Background: an optimization exercise with open tools, aiming at small area, a short achievable clock period and few clock cycles. Do not read the settings as production practice.
The RTL was checked by simulation tests, not by an equivalence proof against the original design.
Some runs may be left out. An edit can pass the tests and still lose a function that they never use.

`flow/config.mk`:
```
export PLATFORM = sky130hd
export DESIGN_NAME = gemm_accelerator_top
export DESIGN_NICKNAME = gemm_accelerator_top
export VERILOG_FILES = /design/flow/design.v
export SDC_FILE = /design/flow/constraint.sdc
export NUM_CORES = 4
export LEC_CHECK = 0
export CAP_MARGIN = 20
export CORE_MARGIN = 2
export CORE_UTILIZATION = 40
export SLEW_MARGIN = 20
```
`flow/constraint.sdc`:
```
create_clock -name core_clock -period 7.0 [get_ports {clk}]
set_input_delay 1.4000 -clock core_clock [delete_from_list [all_inputs] [get_ports {clk}]]
set_output_delay 1.4000 -clock core_clock [all_outputs]
set_load 0.01 [all_outputs]
```
`flow/design.v`:
```
`timescale 1ns / 1ps
module bram_buffer #(
    parameter WIDTH = 64,    
    parameter DEPTH = 256    
)(
    input                        clk,
    input                        we,     
    input  [$clog2(DEPTH)-1:0]   addr,   
    input  [WIDTH-1:0]           din,    
    output reg [WIDTH-1:0]       dout    
);
    reg [WIDTH-1:0] mem [0:DEPTH-1];
    always @(posedge clk) begin
        if (we) begin
            mem[addr] <= din;
        end
        dout <= mem[addr];
    end
endmodule
`timescale 1ns / 1ps
module pe #(
    parameter DW = 16,         
    parameter USE_RELU = 0     
)(
    input               clk,
    input               rst_n,
    input               load_w,     
    input      [DW-1:0] a_in,       
    input      [DW-1:0] sum_in,     
    input      [DW-1:0] w_in,       
    output reg [DW-1:0] a_out,      
    output reg [DW-1:0] sum_out,    
    output reg [DW-1:0] w_out       
);
    reg [DW-1:0] weight_reg;
    wire [DW-1:0] mac_result;
    always @(posedge clk or negedge rst_n) begin
        if (!rst_n) begin
            weight_reg <= 0;
            w_out      <= 0;
            a_out      <= 0;
            sum_out    <= 0;
        end else begin
            if (load_w) begin
                weight_reg <= w_in;
                w_out      <= w_in;        
            end
            a_out <= a_in;
            if (USE_RELU && (mac_result[DW-1] == 1'b1))  
                sum_out <= 0;
            else
                sum_out <= mac_result;
        end
    end
    assign mac_result = sum_in + (a_in * weight_reg);
endmodule
`timescale 1ns / 1ps
module systolic_array #(
    parameter N  = 4,   
    parameter DW = 16   
)(
    input                     clk,
    input                     rst_n,
    input                     load_weights,
    input      [N*DW-1:0]     A_flat,  
    input      [N*DW-1:0]     B_flat,  
    output     [N*DW-1:0]     C_flat   
);
    wire [DW-1:0] A_in [0:N-1];
    wire [DW-1:0] B_in [0:N-1];
    wire [DW-1:0] C_out [0:N-1];
    genvar k;
    generate
        for (k=0; k<N; k=k+1) begin : UNPACK
            assign A_in[k] = A_flat[k*DW +: DW];
            assign B_in[k] = B_flat[k*DW +: DW];
            assign C_flat[k*DW +: DW] = C_out[k];
        end
    endgenerate
    wire [DW-1:0] pe_a   [0:N-1][0:N];    
    wire [DW-1:0] pe_sum [0:N][0:N-1];    
    wire [DW-1:0] pe_w   [0:N][0:N-1];    
    reg [DW-1:0] a_skew_buf [0:N-1][0:N-1];  
    integer i_s, j_s;
    always @(posedge clk or negedge rst_n) begin
        if(!rst_n) begin
            for(i_s=0; i_s<N; i_s=i_s+1)
                for(j_s=0; j_s<N; j_s=j_s+1)
                    a_skew_buf[i_s][j_s] <= 0;
        end else begin
            for(i_s=0; i_s<N; i_s=i_s+1) begin
                a_skew_buf[i_s][0] <= A_in[i_s];
                for(j_s=1; j_s<N; j_s=j_s+1)
                    a_skew_buf[i_s][j_s] <= a_skew_buf[i_s][j_s-1];
            end
        end
    end
    genvar r, c;
    generate
        for (r=0; r<N; r=r+1) begin : ROW
            for (c=0; c<N; c=c+1) begin : COL
                assign pe_a[r][0] = (r==0) ? A_in[0] : a_skew_buf[r][r-1];
                if (r == 0) begin
                    assign pe_sum[0][c] = {DW{1'b0}};
                    assign pe_w[0][c]   = B_in[c];
                end
                pe #(.DW(DW)) pe_core (
                    .clk(clk), .rst_n(rst_n), .load_w(load_weights),
                    .a_in    (pe_a[r][c]),
                    .sum_in  (pe_sum[r][c]),
                    .w_in    (pe_w[r][c]),
                    .a_out   (pe_a[r][c+1]),
                    .sum_out (pe_sum[r+1][c]),
                    .w_out   (pe_w[r+1][c])
                );
            end
        end
    endgenerate
    reg [DW-1:0] c_deskew_buf [0:N-1][0:N-1];
    integer i_d, j_d;
    always @(posedge clk or negedge rst_n) begin
        if(!rst_n) begin
            for(i_d=0; i_d<N; i_d=i_d+1)
                for(j_d=0; j_d<N; j_d=j_d+1)
                    c_deskew_buf[i_d][j_d] <= 0;
        end else begin
            for(i_d=0; i_d<N; i_d=i_d+1) begin
                c_deskew_buf[i_d][0] <= pe_sum[N][i_d];
                for(j_d=1; j_d<N; j_d=j_d+1)
                    c_deskew_buf[i_d][j_d] <= c_deskew_buf[i_d][j_d-1];
            end
        end
    end
    genvar d;
    generate
        for (d=0; d<N; d=d+1) begin : DESKEW
            if (d == N-1) begin
                assign C_out[d] = pe_sum[N][d];
            end else begin
                assign C_out[d] = c_deskew_buf[d][N-2-d];
            end
        end
    endgenerate
endmodule
`timescale 1ns / 1ps
module gemm_controller #(
    parameter N = 4,
    parameter K = 16,
    parameter ADDR_WIDTH = 8
)(
    input                     clk,
    input                     rst_n,
    input                     start,
    output reg                load_weights,
    output reg                done,
    output                    busy,
    output reg [ADDR_WIDTH-1:0] addr_a,
    output reg [ADDR_WIDTH-1:0] addr_b,
    output reg [ADDR_WIDTH-1:0] addr_c,
    output reg                  we_c
);
    localparam IDLE   = 0;
    localparam LOAD_W = 1;
    localparam EXEC   = 2;
    reg [2:0] state;
    reg [15:0] counter;
    assign busy = (state != IDLE);
    always @(posedge clk or negedge rst_n) begin
        if (!rst_n) begin
            state <= IDLE;
            load_weights <= 0;
            done <= 0;
            addr_a <= 0;
            addr_b <= 0;
            addr_c <= 0;
            we_c <= 0;
            counter <= 0;
        end else begin
            we_c <= 0;
            done <= 0;
            case (state)
                IDLE: begin
                    if (start) begin
                        state <= LOAD_W;
                        counter <= 0;
                        addr_b <= N-1;       
                    end
                end
                LOAD_W: begin
                    load_weights <= (counter < N);
                    if (addr_b != 0) addr_b <= addr_b - 1;
                    if (counter == N) begin
                        state <= EXEC;
                        counter <= 0;
                        load_weights <= 0;
                        addr_a <= 0;
                    end else begin
                        counter <= counter + 1;
                    end
                end
                EXEC: begin
                    if (addr_a < K)
                        addr_a <= addr_a + 1;
                    counter <= counter + 1;
                    if (counter >= (2*N - 1) && counter < (2*N - 1 + K)) begin
                        we_c <= 1;
                        addr_c <= (counter - (2*N - 1));
                    end
                    if (counter == (2*N - 1 + K)) begin
                        state <= IDLE;
                        done <= 1;
                    end
                end
                default: state <= IDLE;
            endcase
        end
    end
endmodule
`timescale 1ns / 1ps
module gemm_accelerator_top #(
    parameter N  = 4,    
    parameter DW = 16,   
    parameter DEPTH = 16  
)(
    input         clk,
    input         rst_n,
    input         start_accel,
    output        done_accel,
    input         host_we_a,
    input  [7:0]  host_addr_a,
    input  [N*DW-1:0] host_wdata_a,
    input         host_we_b,
    input  [7:0]  host_addr_b,
    input  [N*DW-1:0] host_wdata_b,
    input  [7:0]  host_addr_c,
    output [N*DW-1:0] host_rdata_c
);
    localparam AW_AC = $clog2(DEPTH);
    localparam AW_B  = $clog2(N);
    wire load_weights;
    wire busy;
    wire [7:0] ctrl_addr_a, ctrl_addr_b, ctrl_addr_c;
    wire       ctrl_we_c;
    wire [N*DW-1:0] ram_a_out, ram_b_out, array_out;
    wire [7:0] mux_addr_a = (busy)      ? ctrl_addr_a : host_addr_a;
    wire [7:0] mux_addr_b = (busy)      ? ctrl_addr_b : host_addr_b;
    wire [7:0] mux_addr_c = (ctrl_we_c) ? ctrl_addr_c : host_addr_c;
    bram_buffer #(.WIDTH(N*DW), .DEPTH(DEPTH)) buff_A (
        .clk(clk), .we(host_we_a), .addr(mux_addr_a[AW_AC-1:0]), 
        .din(host_wdata_a), .dout(ram_a_out)
    );
    bram_buffer #(.WIDTH(N*DW), .DEPTH(N)) buff_B (
        .clk(clk), .we(host_we_b), .addr(mux_addr_b[AW_B-1:0]), 
        .din(host_wdata_b), .dout(ram_b_out)
    );
    bram_buffer #(.WIDTH(N*DW), .DEPTH(DEPTH)) buff_C (
        .clk(clk), .we(ctrl_we_c), .addr(mux_addr_c[AW_AC-1:0]), 
        .din(array_out), .dout(host_rdata_c)
    );
    systolic_array #(.N(N), .DW(DW)) array_core (
        .clk(clk), .rst_n(rst_n),
        .load_weights(load_weights),
        .A_flat(ram_a_out),
        .B_flat(ram_b_out),
        .C_flat(array_out)
    );
    gemm_controller #(.N(N), .K(DEPTH), .ADDR_WIDTH(8)) ctrl_unit (
        .clk(clk), .rst_n(rst_n),
        .start(start_accel),
        .done(done_accel),
        .busy(busy),
        .load_weights(load_weights),
        .addr_a(ctrl_addr_a),
        .addr_b(ctrl_addr_b),
        .addr_c(ctrl_addr_c),
        .we_c(ctrl_we_c)
    );
endmodule
```
`flow/run.sh`:
```
#!/bin/bash
# synth_recipe.tcl (not shown) runs the flow's synth.tcl, then flattens the netlist and writes it again
# the make line also repeats each setting of config.mk as NAME=value (left out here)
make -C /OpenROAD-flow-scripts/flow DESIGN_CONFIG=/design/flow/config.mk WORK_HOME=/design/flow/orfs CLKGATE_MAP_FILE= SYNTH_SCRIPT=/design/flow/synth_recipe.tcl finish
```
==> run_1/pdn.png <==
Pins as bars on the die edge.
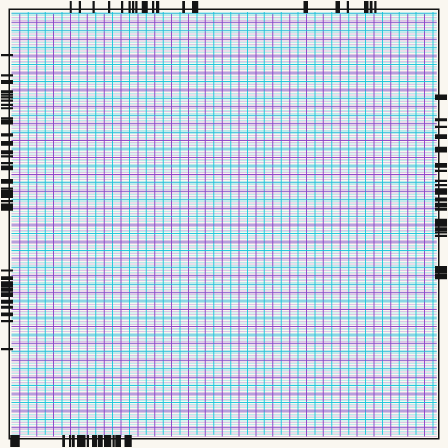
| net | colour |
|---|---|
| VSS | purple |
| VDD | cyan |
met5 straps: 50
met4 straps: 50

==> run_1/cell_classes.png <==
Fill, decap, tap and diode cells in grey.
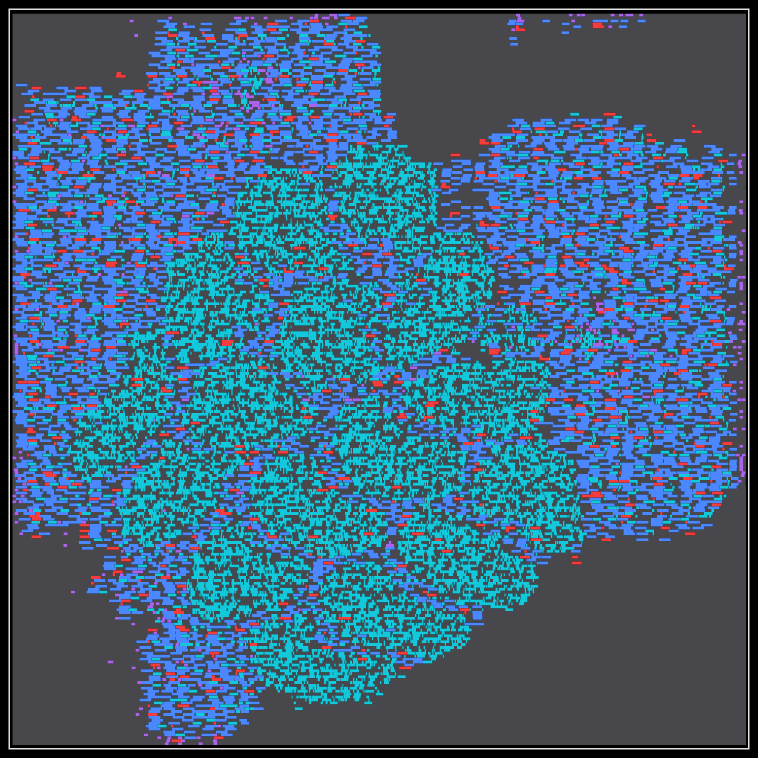
| class | colour | cells | share of their area |
|---|---|---|---|
| flops | blue | 3,433 | 48% |
| clock drivers and dummy loads | red | 679 | 6.2% |
| other buffers and delay cells | purple | 345 | 1.8% |
| all other logic | cyan | 9,768 | 44% |

==> run_1/clock_map.png <==
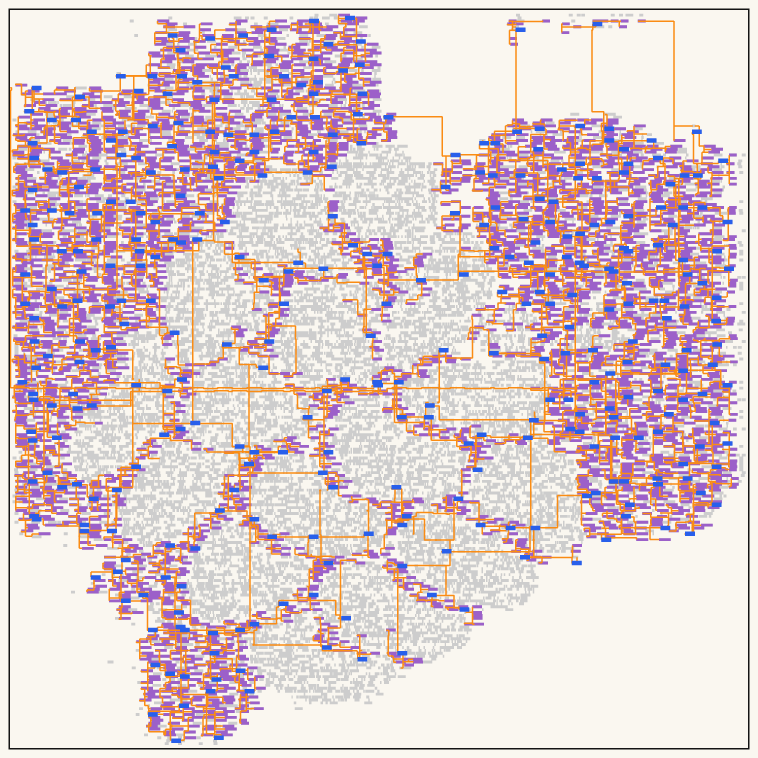
[clock wires] orange | length: 41.6 mm
[cells driving clock nets] blue | count: 363
[flip-flops] purple | count: 3,433
routed clock nets: 364

==> reports/results.tsv, run 1 <==
metric	value	unit
clkTransAtPathRegs	0.06	ns
cts_inserted_buffers	363	
final_area	0.210	mm2
setup_slack	1.16	ns
htree_levels	5	
yosys_warnings	9	
multi_input_area_share	38.4	%
initial_core_util	40.2	%
regArea	0.0965	mm2
cp-end-kind	register	
die_w	689	um
diodes	12	
max_freq	171	MHz
cp-start-kind	register	
die_h	689	um
dp_cells	19742	
rr_worst_depth	16	
synth_edf_count	2304	
routed_wl	426000	um
gp_congestion	0.829	
async_flop_share	27.3	%
avgSynthCellArea	13.7	um2
drt_pass1_iterations	6	
reg_top3	buff_A.mem: 1024 flops, buff_C.mem: 1024 flops	
fin_cells	20435	
buf_share	1.75	%
period_minus_slack	5.84	ns
cts_num_sinks	3433	
rsz0062_at_grt	no	
io_pins	222	
synth_cell_types	70	
wl_per_cell	20.8	um
grt_first_pass_wirelength	668000	um
inverters	2302	
tap_cells	6198	
synth.net_count	16176	
hold_viol	0	
area_growth	11.7	%
drtAntennaViolNets	0	
clock_skew	0.114	ns
clk_latency	1.02	ns
drv_cap	0	
drc	0	
ys_ff_latch	3433	
drt_iter0_markers	6606	
grt_use_total	18.3	%
run_status	complete, no violations	
grt_pass1_vias	110290	
core-area	0.467	mm2
ys_seq_area_share	51.4	%
ctsHoldBuffers	0	
relSlewSlack	28.3	%
finalSetupTns	0	ns
die-area	0.475	mm2
antenna_found_initial	42	
dpl_cell_area	0.197	mm2
multiInputGateArea	0.0806	mm2
hold_start	buff_A.dout[50]	
Testbench counts for the RTL of run 1, summed over its fixed seeds: cycles 7,944.
run 1: worst paths after layout:
path / endpoint / slack (ns)
max: array_core.ROW[0].COL[1].pe_core.sum_out[13] / 1.16
min in group asynchronous: array_core.ROW[0].COL[2].pe_core.weight_reg[8] / 0.45
min: array_core.a_skew_buf[12][2] / 0.31
max in group asynchronous: array_core.c_deskew_buf[2][4] / 5.06
max reg2reg: array_core.ROW[0].COL[1].pe_core.sum_out[13] / 1.16
min reg2reg: array_core.a_skew_buf[12][2] / 0.31
run 1: cells in the mapped netlist (63+ instances only):
| cell type | count | area (um2) |
|---|---|---|
| and2_1 | 1000 | 6260 |
| mux4_2 | 576 | 13000 |
| nor3_1 | 63 | 315 |
| nor2_1 | 127 | 477 |
| a21oi_1 | 97 | 485 |
| ha_1 | 830 | 10400 |
| dfrtp_1 | 937 | 23400 |
| mux2_2 | 262 | 2950 |
| fa_1 | 1448 | 29000 |
| xnor2_1 | 506 | 4430 |
| edfxtp_1 | 2304 | 69200 |
| o21ai_0 | 70 | 350 |
| clkbuf_1 | 413 | 1550 |
| dfxtp_1 | 192 | 3840 |
| buf_2 | 73 | 365 |
| xor2_1 | 121 | 1060 |
| a31oi_1 | 141 | 882 |
| inv_1 | 2302 | 8640 |
| nand2_1 | 1652 | 6200 |
| a211oi_1 | 143 | 1070 |
run 1: cell families (layout without fill, tap and decap cells):
family	Yosys count	in the layout	share of synthesized area, %
other	0	12	0
multiplexers	858	858	8.60
AND/OR/NAND/NOR	3066	3066	7.80
XOR/XNOR	643	643	3.12
flip-flops	3433	3433	51.4
adder cells (fa/ha/maj)	2278	2278	21.0
buffers and inverters	2842	3326	5.85
AO/OA/AOI/OAI	621	621	2.23
run 1: metal layers:
metal	GRT usage, %	vias to the layer above	part of all wire (%)	wire [um]
met1	24.9	53867	44	187000
li1	-	45838	-	-
met5	0	-	0.038	161
met2	31.2	2204	49	209000
met4	4.18	24	2.3	9610
met3	2.38	653	4.8	20300
run 1: worst max-delay path, cell delays in order (launching register included):
cell     delay (ns)
dfrtp_1        0.80
and2_1         0.26
fa_1           0.43
fa_1           0.55
ha_1           0.14
inv_1          0.05
fa_1           0.46
fa_1           0.53
fa_1           0.50
inv_1          0.04
ha_1           0.33
and3_1         0.19
a221o_1        0.34
o41ai_1        0.60
o21ai_0        0.16
a21oi_1        0.21
xnor2_1        0.15
==> run_1/metal_stack.png <==
The bar under the picture is 200 um long.
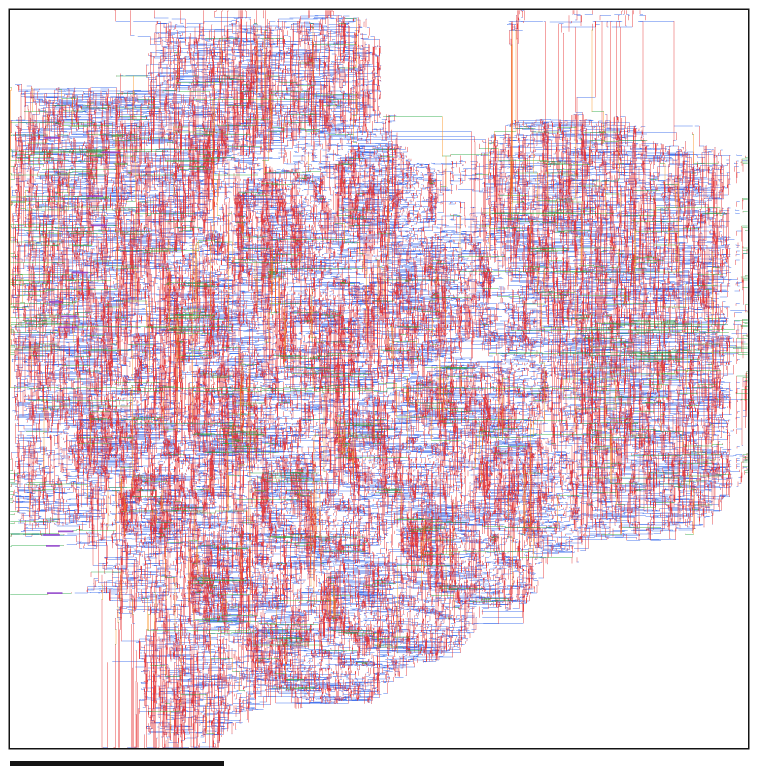

==> run 2: too many edits to list; what changed since run 1 <==
flow/design.v: 278 -> 1466 lines; modules unchanged: 0
  a_ring: new, 17 lines
  bram_buffer: edited, 18 -> 20 lines
  c_ring: new, 25 lines
  pe: edited, 36 -> 1245 lines
  booth8_enc: new, 21 lines
  systolic_array: edited, 87 -> 26 lines
  gemm_controller: edited, 73 -> 57 lines
  gemm_accelerator_top: edited, 59 -> 50 lines
==> module gemm_accelerator_top as of run 2 <==
module gemm_accelerator_top #(
    parameter N  = 4,
    parameter DW = 16,
    parameter DEPTH = 16,
    parameter LAT = 3      
)(
    input         clk,
    input         rst_n,
    input         start_accel,
    output        done_accel,
    input         host_we_a,
    input  [7:0]  host_addr_a,
    input  [N*DW-1:0] host_wdata_a,
    input         host_we_b,
    input  [7:0]  host_addr_b,
    input  [N*DW-1:0] host_wdata_b,
    input  [7:0]  host_addr_c,
    output [N*DW-1:0] host_rdata_c
);
    wire [63:0]  q;
    wire         c_ins;
    wire [63:0]  a_now, a_prev, c_row;
    wire [415:0] b_all;         
    wire [103:0] b_enc;
    a_ring buff_A (
        .clk(clk), .q(q), .we(host_we_a), .waddr(host_addr_a[3:0]),
        .din(host_wdata_a), .row0(a_now), .row15(a_prev)
    );
    genvar e;
    generate
        for (e = 0; e < 4; e = e + 1) begin : BENC
            booth8_enc enc (.b(host_wdata_b[16*e +: 16]), .r(b_enc[26*e +: 26]));
        end
    endgenerate
    bram_buffer #(.WIDTH(104), .DEPTH(4)) buff_B (
        .clk(clk), .we(host_we_b), .waddr(host_addr_b[1:0]), .din(b_enc),
        .all(b_all)
    );
    c_ring #(.OFS(LAT)) buff_C (
        .clk(clk), .q(q), .ins(c_ins), .din(c_row),
        .raddr(host_addr_c[3:0]), .dout(host_rdata_c)
    );
    systolic_array array_core (
        .clk(clk), .a_now(a_now), .a_prev(a_prev), .b_all(b_all), .c_row(c_row)
    );
    gemm_controller #(.LAT(LAT)) ctrl_unit (
        .clk(clk), .rst_n(rst_n), .start(start_accel),
        .done(done_accel), .q(q), .c_ins(c_ins)
    );
endmodule
==> module c_ring as of run 2 <==
module c_ring #(
    parameter OFS = 0
)(
    input              clk,
    input      [63:0]  q,
    input              ins,        
    input      [63:0]  din,
    input      [3:0]   raddr,
    output reg [63:0]  dout
);
    reg [63:0] mem [0:15];
    reg [63:0] rd;
    integer i;
    always @(*) begin
        rd = 64'd0;
        for (i = 0; i < 16; i = i + 1)
            rd = rd | ({64{raddr == q[4*((i + 16 - OFS) % 16) +: 4]}} & mem[i]);
    end
    always @(posedge clk) begin
        for (i = 0; i < 15; i = i + 1)
            mem[i] <= mem[i + 1];
        mem[15] <= ins ? din : mem[0];
        dout <= rd;
    end
endmodule
==> module a_ring as of run 2 <==
module a_ring (
    input              clk,
    input      [63:0]  q,          
    input              we,
    input      [3:0]   waddr,
    input      [63:0]  din,
    output     [63:0]  row0,       
    output     [63:0]  row15       
);
    reg [63:0] mem [0:15];
    integer i;
    always @(posedge clk)
        for (i = 0; i < 16; i = i + 1)
            mem[i] <= (we && waddr == q[4*((i + 1) % 16) +: 4]) ? din : mem[(i + 1) % 16];
    assign row0  = mem[0];
    assign row15 = mem[15];
endmodule
==> module booth8_enc as of run 2 <==
module booth8_enc (
    input  [15:0] b,
    output [25:0] r
);
    wire [16:0] be = {b, 1'b0};           
    genvar m;
    generate
        for (m = 0; m < 5; m = m + 1) begin : D
            wire neg = be[3*m + 3];
            wire x1  = be[3*m + 2] ^ neg;
            wire x0  = be[3*m + 1] ^ neg;
            wire xm  = be[3*m]     ^ neg;
            assign r[5*m +: 5] = {neg,
                                  x1 & x0 & xm,
                                  x1 & (x0 ^ xm),
                                  (x1 & ~x0 & ~xm) | (~x1 & x0 & xm),
                                  ~x1 & (x0 ^ xm)};
        end
    endgenerate
    assign r[25] = b[15] ^ b[14];
endmodule
==> module gemm_controller as of run 2 <==
module gemm_controller #(
    parameter LAT = 3               
)(
    input            clk,
    input            rst_n,
    input            start,
    output reg       done,
    output    [63:0] q,
    output           c_ins          
);
    reg           busy;
    reg [3:0]     cnt;              
    reg [LAT-1:0] vld;              
    reg [LAT-1:0] lst;              
    reg [3:0]     tag [0:15];
    integer       p;
    wire go    = !busy && start;
    wire issue = go || (busy && cnt != 4'd0);
    wire last  = busy && cnt == 4'd15;
    assign c_ins = vld[LAT-1];
    genvar g;
    generate
        for (g = 0; g < 16; g = g + 1) begin : Q
            assign q[4*g +: 4] = tag[g];
        end
    endgenerate
    always @(posedge clk or negedge rst_n) begin
        if (!rst_n) begin
            for (p = 0; p < 16; p = p + 1)
                tag[p] <= p[3:0];
        end else begin
            for (p = 0; p < 16; p = p + 1)
                tag[p] <= tag[(p + 1) % 16];
        end
    end
    always @(posedge clk or negedge rst_n) begin
        if (!rst_n) begin
            busy <= 1'b0;
            done <= 1'b0;
            cnt  <= 4'd0;
            vld  <= {LAT{1'b0}};
            lst  <= {LAT{1'b0}};
        end else begin
            if (go)
                cnt <= 4'd1;
            else if (busy && cnt != 4'd0)
                cnt <= cnt + 4'd1;         
            if (go)
                busy <= 1'b1;
            else if (lst[LAT-1])
                busy <= 1'b0;
            done <= lst[LAT-1];
            vld  <= {vld[LAT-2:0], issue};
            lst  <= {lst[LAT-2:0], last};
        end
    end
endmodule
==> module systolic_array as of run 2 <==
module systolic_array (
    input          clk,
    input  [63:0]  a_now,         
    input  [63:0]  a_prev,        
    input  [415:0] b_all,         
    output [63:0]  c_row
);
    reg [63:0] t_q;
    integer k;
    always @(posedge clk)
        for (k = 0; k < 4; k = k + 1)
            t_q[16*k +: 16] <= a_now[16*k +: 16] + {a_now[16*k +: 15], 1'b0};
    genvar j;
    generate
        for (j = 0; j < 4; j = j + 1) begin : COL
            pe col (
                .clk  (clk),
                .a_in (a_prev),
                .t_in (t_q),
                .b_in ({b_all[312 + 26*j +: 26], b_all[208 + 26*j +: 26],
                        b_all[104 + 26*j +: 26], b_all[      26*j +: 26]}),
                .c_out(c_row[16*j +: 16])
            );
        end
    endgenerate
endmodule
==> module bram_buffer as of run 2 <==
module bram_buffer #(
    parameter WIDTH = 64,
    parameter DEPTH = 4
)(
    input                       clk,
    input                       we,
    input  [$clog2(DEPTH)-1:0]  waddr,
    input  [WIDTH-1:0]          din,
    output [WIDTH*DEPTH-1:0]    all       
);
    reg [WIDTH-1:0] mem [0:DEPTH-1];
    always @(posedge clk)
        if (we) mem[waddr] <= din;
    genvar r;
    generate
        for (r = 0; r < DEPTH; r = r + 1) begin : ALL
            assign all[WIDTH*r +: WIDTH] = mem[r];
        end
    endgenerate
endmodule
--- a/flow/config.mk
+++ b/flow/config.mk
@@ -6,6 +6,8 @@
 export NUM_CORES = 4
 export LEC_CHECK = 0
+export ABC_CLOCK_PERIOD_IN_PS = 2000
 export CAP_MARGIN = 20
 export CORE_MARGIN = 2
 export CORE_UTILIZATION = 40
+export SETUP_SLACK_MARGIN = 4.3
 export SLEW_MARGIN = 20
==> run_2/metal_stack.png <==
The bar under the picture is 200 um long.
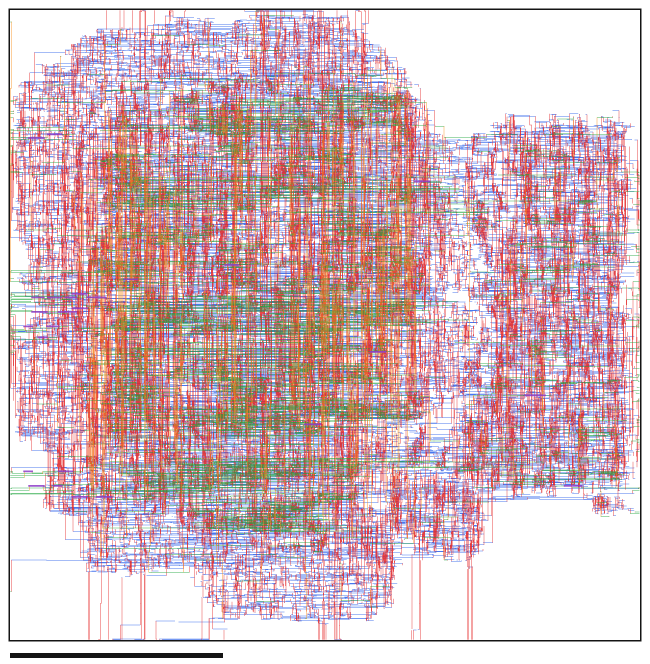
| layer | colour | wire length |
|---|---|---|
| met1 | blue | 203 mm |
| met5 | purple | 331 um |
| met2 | red | 210 mm |
| met4 | orange | 33.9 mm |
| met3 | green | 57.3 mm |

==> run_2/cell_classes.png <==
Fill, decap, tap and diode cells in grey.
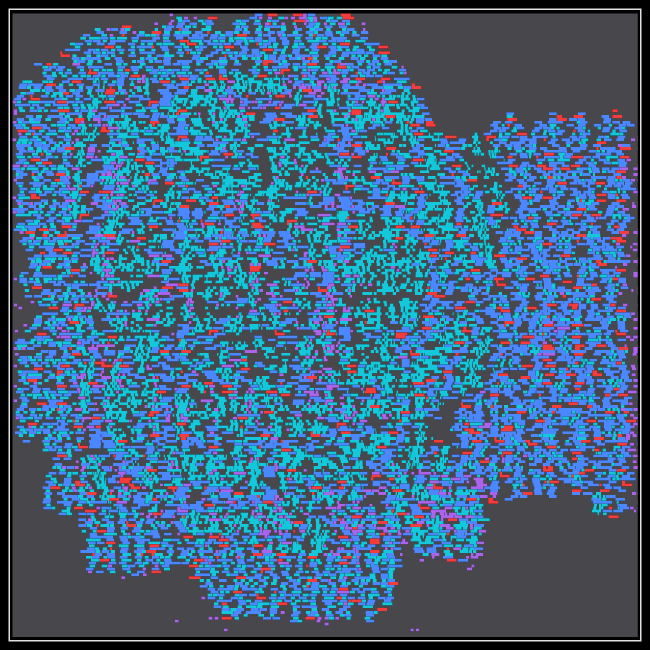
Site Rows: 215
core box area: 0.343 mm2
Finished Cell Area: 0.166 mm2

==> reports/results.tsv, run 2 <==
metric	value	unit	change
hold_path_class	reg2reg		
layout_common_cells	dfxtp_1 (2,654), xnor2_1 (964), a22o_1 (896), a221oi_1 (724), mux2_2 (689)		
synth_common_cells	dfxtp_1 (2,824), xnor2_1 (1,031), mux2_2 (958)		
synth_top_area_share	41.0	%	+4.2 points
max_freq	310	MHz	+81%
worst_ep_required_time	7.82	ns	
layout.nets	12242		
synth_edf_count	416		-82%
path_cells	a221oi_2, xor2_1, fa_1, inv_2, fa_2, xnor2_2, xnor2_2, xnor2_1, xnor2_1, xnor2_2		
fin_cells	16078		-21%
drtAntennaViolNets	0		unchanged
cts_buffer_depth	4		
gp_congestion	1.00		+21%
antenna_found_initial	65		+55%
grt.overflow.total	0		
area_growth	20.6	%	
drt_pass1_iterations	10		+4
fin_hold_ws	0.318	ns	
drt_iter0_markers	11302		+71%
io_pins	222		unchanged
cts_tree	yes		
dp_cells	14896		-25%
period_minus_slack	3.23	ns	-2.62 ns
synth_ff_type	dfxtp_1		
clkTransAtPathRegs	0.06	ns	about the same
worstPathArrival	4.05	ns	
synth.most_common_cell	dfxtp_1		
cp_common_cell	xnor2_2		
dpl_cell_area	0.145	mm2	-26%
grt_use_total	27.6	%	+9.3 points
drive_gt1_share	27.3	%	
vias	94134		
synth_area_leaders	dfxtp_1 (41%), edfxtp_1 (9.1%), fa_1 (8.9%)		
avgSynthCellArea	12.8	um2	-6.6%
synth_area	0.138	mm2	
grt_first_pass_wirelength	693000	um	+3.7%
wl_per_cell	31.4	um	+51%
drv_cap	0		unchanged
tightest_slew	1.28	ns	
relSlewSlack	14.0	%	-14 points
synth_cell_types	67		-4.3%
grt_pass1_vias	93139		-16%
setup_viol	0		
period_share	46.1	%	
critical_path_buf_inv_count	1		-1
synth.net_count	11814		-27%
initial_core_util	40.2	%	about the same
die_w	591	um	-14%
slowest_stage	edfxtp_1		
drc	0		unchanged
htree_levels	5		unchanged
syn_inst	10799		
cp_slowest_stage_delay	0.67	ns	-0.13 ns
cts_inserted_buffers	348		-4.1%
hpwlAfterDp	316000	um	
drv_slew	0		
cts_num_sinks	3316		-3.4%
die-area	0.349	mm2	-26%
rsz0062_at_grt	yes		
cts.repair.resized	1068		
cp-end-kind	register		
run_status	complete, no violations		
critPathKind	reg2reg		
async_flop_share	2.29	%	-25 points
ctsHoldBuffers	0		unchanged
final_common_cell	dfxtp_1		
path_delay_family	XOR/XNOR gates		
post-cts-setup-buffers	384		
finalSetupTns	0	ns	unchanged
reg_top3	buff_A.mem: 1024 flops, buff_C.mem: 1024 flops, buff_B.mem: 416 flops		
cts-root-buf	clkbuf_16		
ys_seq_area_share	51.5	%	+0.092 points
die_h	591	um	-14%
yosys_warnings	9		unchanged
grt_start_max_net_pins	77		
routed_wl	504000	um	+18%
cp-start-kind	register		
cp_max_fo	13		
yosys.area.top_type	dfxtp_1		
postLayoutCoreUtil	48.4	%	
ys_ff_latch	3316		-3.4%
viasPerCell	5.85		
hold_viol	0		unchanged
numPortBuffers	207		
Testbench counts for the RTL of run 2, summed over its fixed seeds: cycles 6,536.
==> run_2/clock_map.png <==
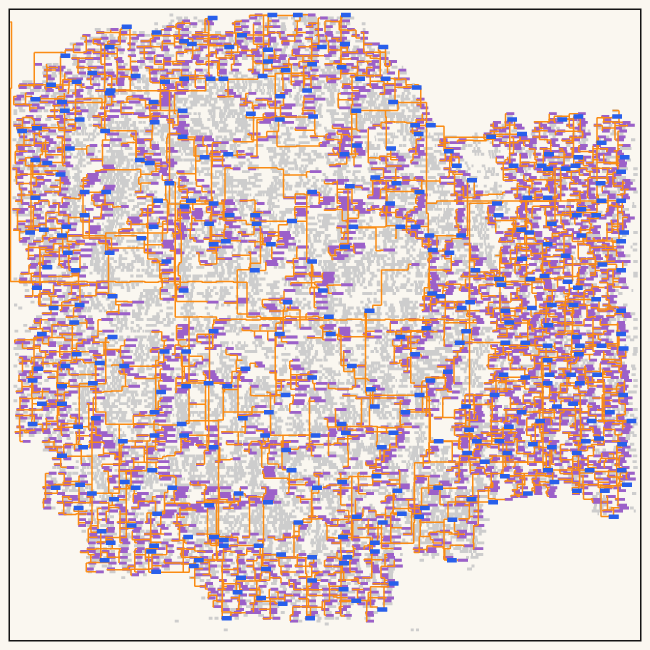
[flip-flops] purple | count: 3,316
[clock wires] orange | length: 40.0 mm
[cells driving clock nets] blue | count: 348
routed clock nets: 349
clock latency on the worst-skew pair: 0.97 ns
Setup Skew: 0.0545 ns

==> run_2/pdn.png <==
Pins as bars on the die edge.
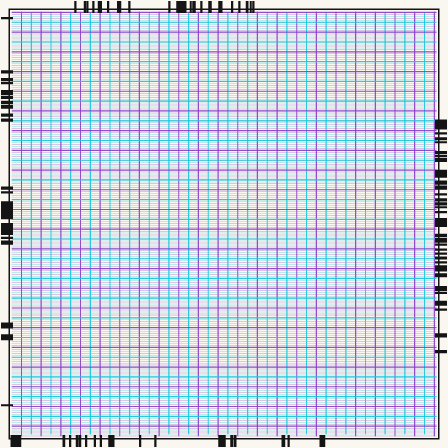
| net | colour |
|---|---|
| VSS | purple |
| VDD | cyan |
met4 straps: 43
rows: 215
met5 straps: 43
met1 rails: 216
signal pins: 222

run 2: changes by cell type in the layout (fill, tap and decap cells not counted), moves of 576 or more:
cell	before	now
fa_1	1448	484
a221oi_1	0	724
dfrtp_1	936	43
nand2_1	1652	114
a22o_1	0	896
mux4_2	576	0
dfxtp_1	192	2654
and2_1	1000	8
inv_1	2302	557
ha_1	830	245
edfxtp_1	2304	416
run 2: per-stage QoR:
stage / worst slack, ns
after global routing: 3.70
after global placement: 0.889
after floorplan: 2.50
final: 3.77
after CTS: 3.82
after detailed placement: 2.00
run 2: area by class of cell:
class,instances,area (um2)
Clock inverter,124,1560
Antenna cell,15,37.5
Inverter,616,2320
Fill cell,29889,177000
Tap cell,4557,5700
Clock buffer,505,10200
Multi-Input combinational cell,5941,64100
Timing Repair Buffer,1004,10900
Sequential cell,3316,71400
run 2: path summary, 6_finish.rpt:
kind	startpoint	to	slack, ns	cells after the start
max	buff_B.mem[0][57]	array_core.COL[2].col.p0_x[15]	3.77	10
min	array_core.COL[2].col.n_q[0]	array_core.COL[2].col.s_y[0]	0.32	0
max reg2reg	buff_B.mem[0][57]	array_core.COL[2].col.p0_x[15]	3.77	10
min reg2reg	array_core.COL[2].col.n_q[0]	array_core.COL[2].col.s_y[0]	0.32	0
max in group asynchronous	rst_n	ctrl_unit.vld[2]	5.92	1
min in group asynchronous	rst_n	ctrl_unit.tag[4][0]	0.48	1
run 2: per-layer routing:
metal  global-route usage, %  share of wire (%)
met1                    36.7                 40
met2                    40.4                 42
met3                    8.24                 11
met4                    14.5                6.7
met5                       0              0.066
run 2: logic make-up (layout without fill, tap and decap cells):
logic type	Yosys count	after routing	share of synthesized area, %
AOI/OAI and AO/OA	2260	2260	13.8
xor gates and xnor gates	1219	1219	7.75
adders and majority gates	858	858	11.1
buffers and inverters	1546	2249	4.64
DFF	3316	3316	51.5
muxes	1065	1065	8.70
other	0	15	0
and+or+nand+nor	535	539	2.45

separate check: timing with driven ports:
Ports are ideal in the flow. The routed layouts listed here were re-timed in OpenROAD.
Step 1: set_driving_cell puts a clkbuf_16 on clk and a buf_2 on each other input, an assumption about the parent block.
Step 2 adds t to the input delays and takes it off the output delays; t is the mean of the earliest and latest rising clock arrival at the registers after step 1. Input paths then give back, and output paths get back, about the clock's delay inside the block.
Three values: ideal, step 1, step 2; two values: the first two.
run | t (ns) | slack for setup (ns) | worst setup path at the end | worst register clock-pin slew, ns | cell pins on the clock port's net
run 1 | 1.062 | 1.158 / 1.158 / 1.158 | register to register | 0.07 / 0.07 | 1
run 2 | 1.061 | 3.774 / 3.774 / 3.155 | input to register | 0.07 / 0.07 | 1
After both steps every run listed still meets setup and hold. The setup slack of run 2, which loses most, moves by 0.000 ns with the drivers and by -0.619 ns with both steps.
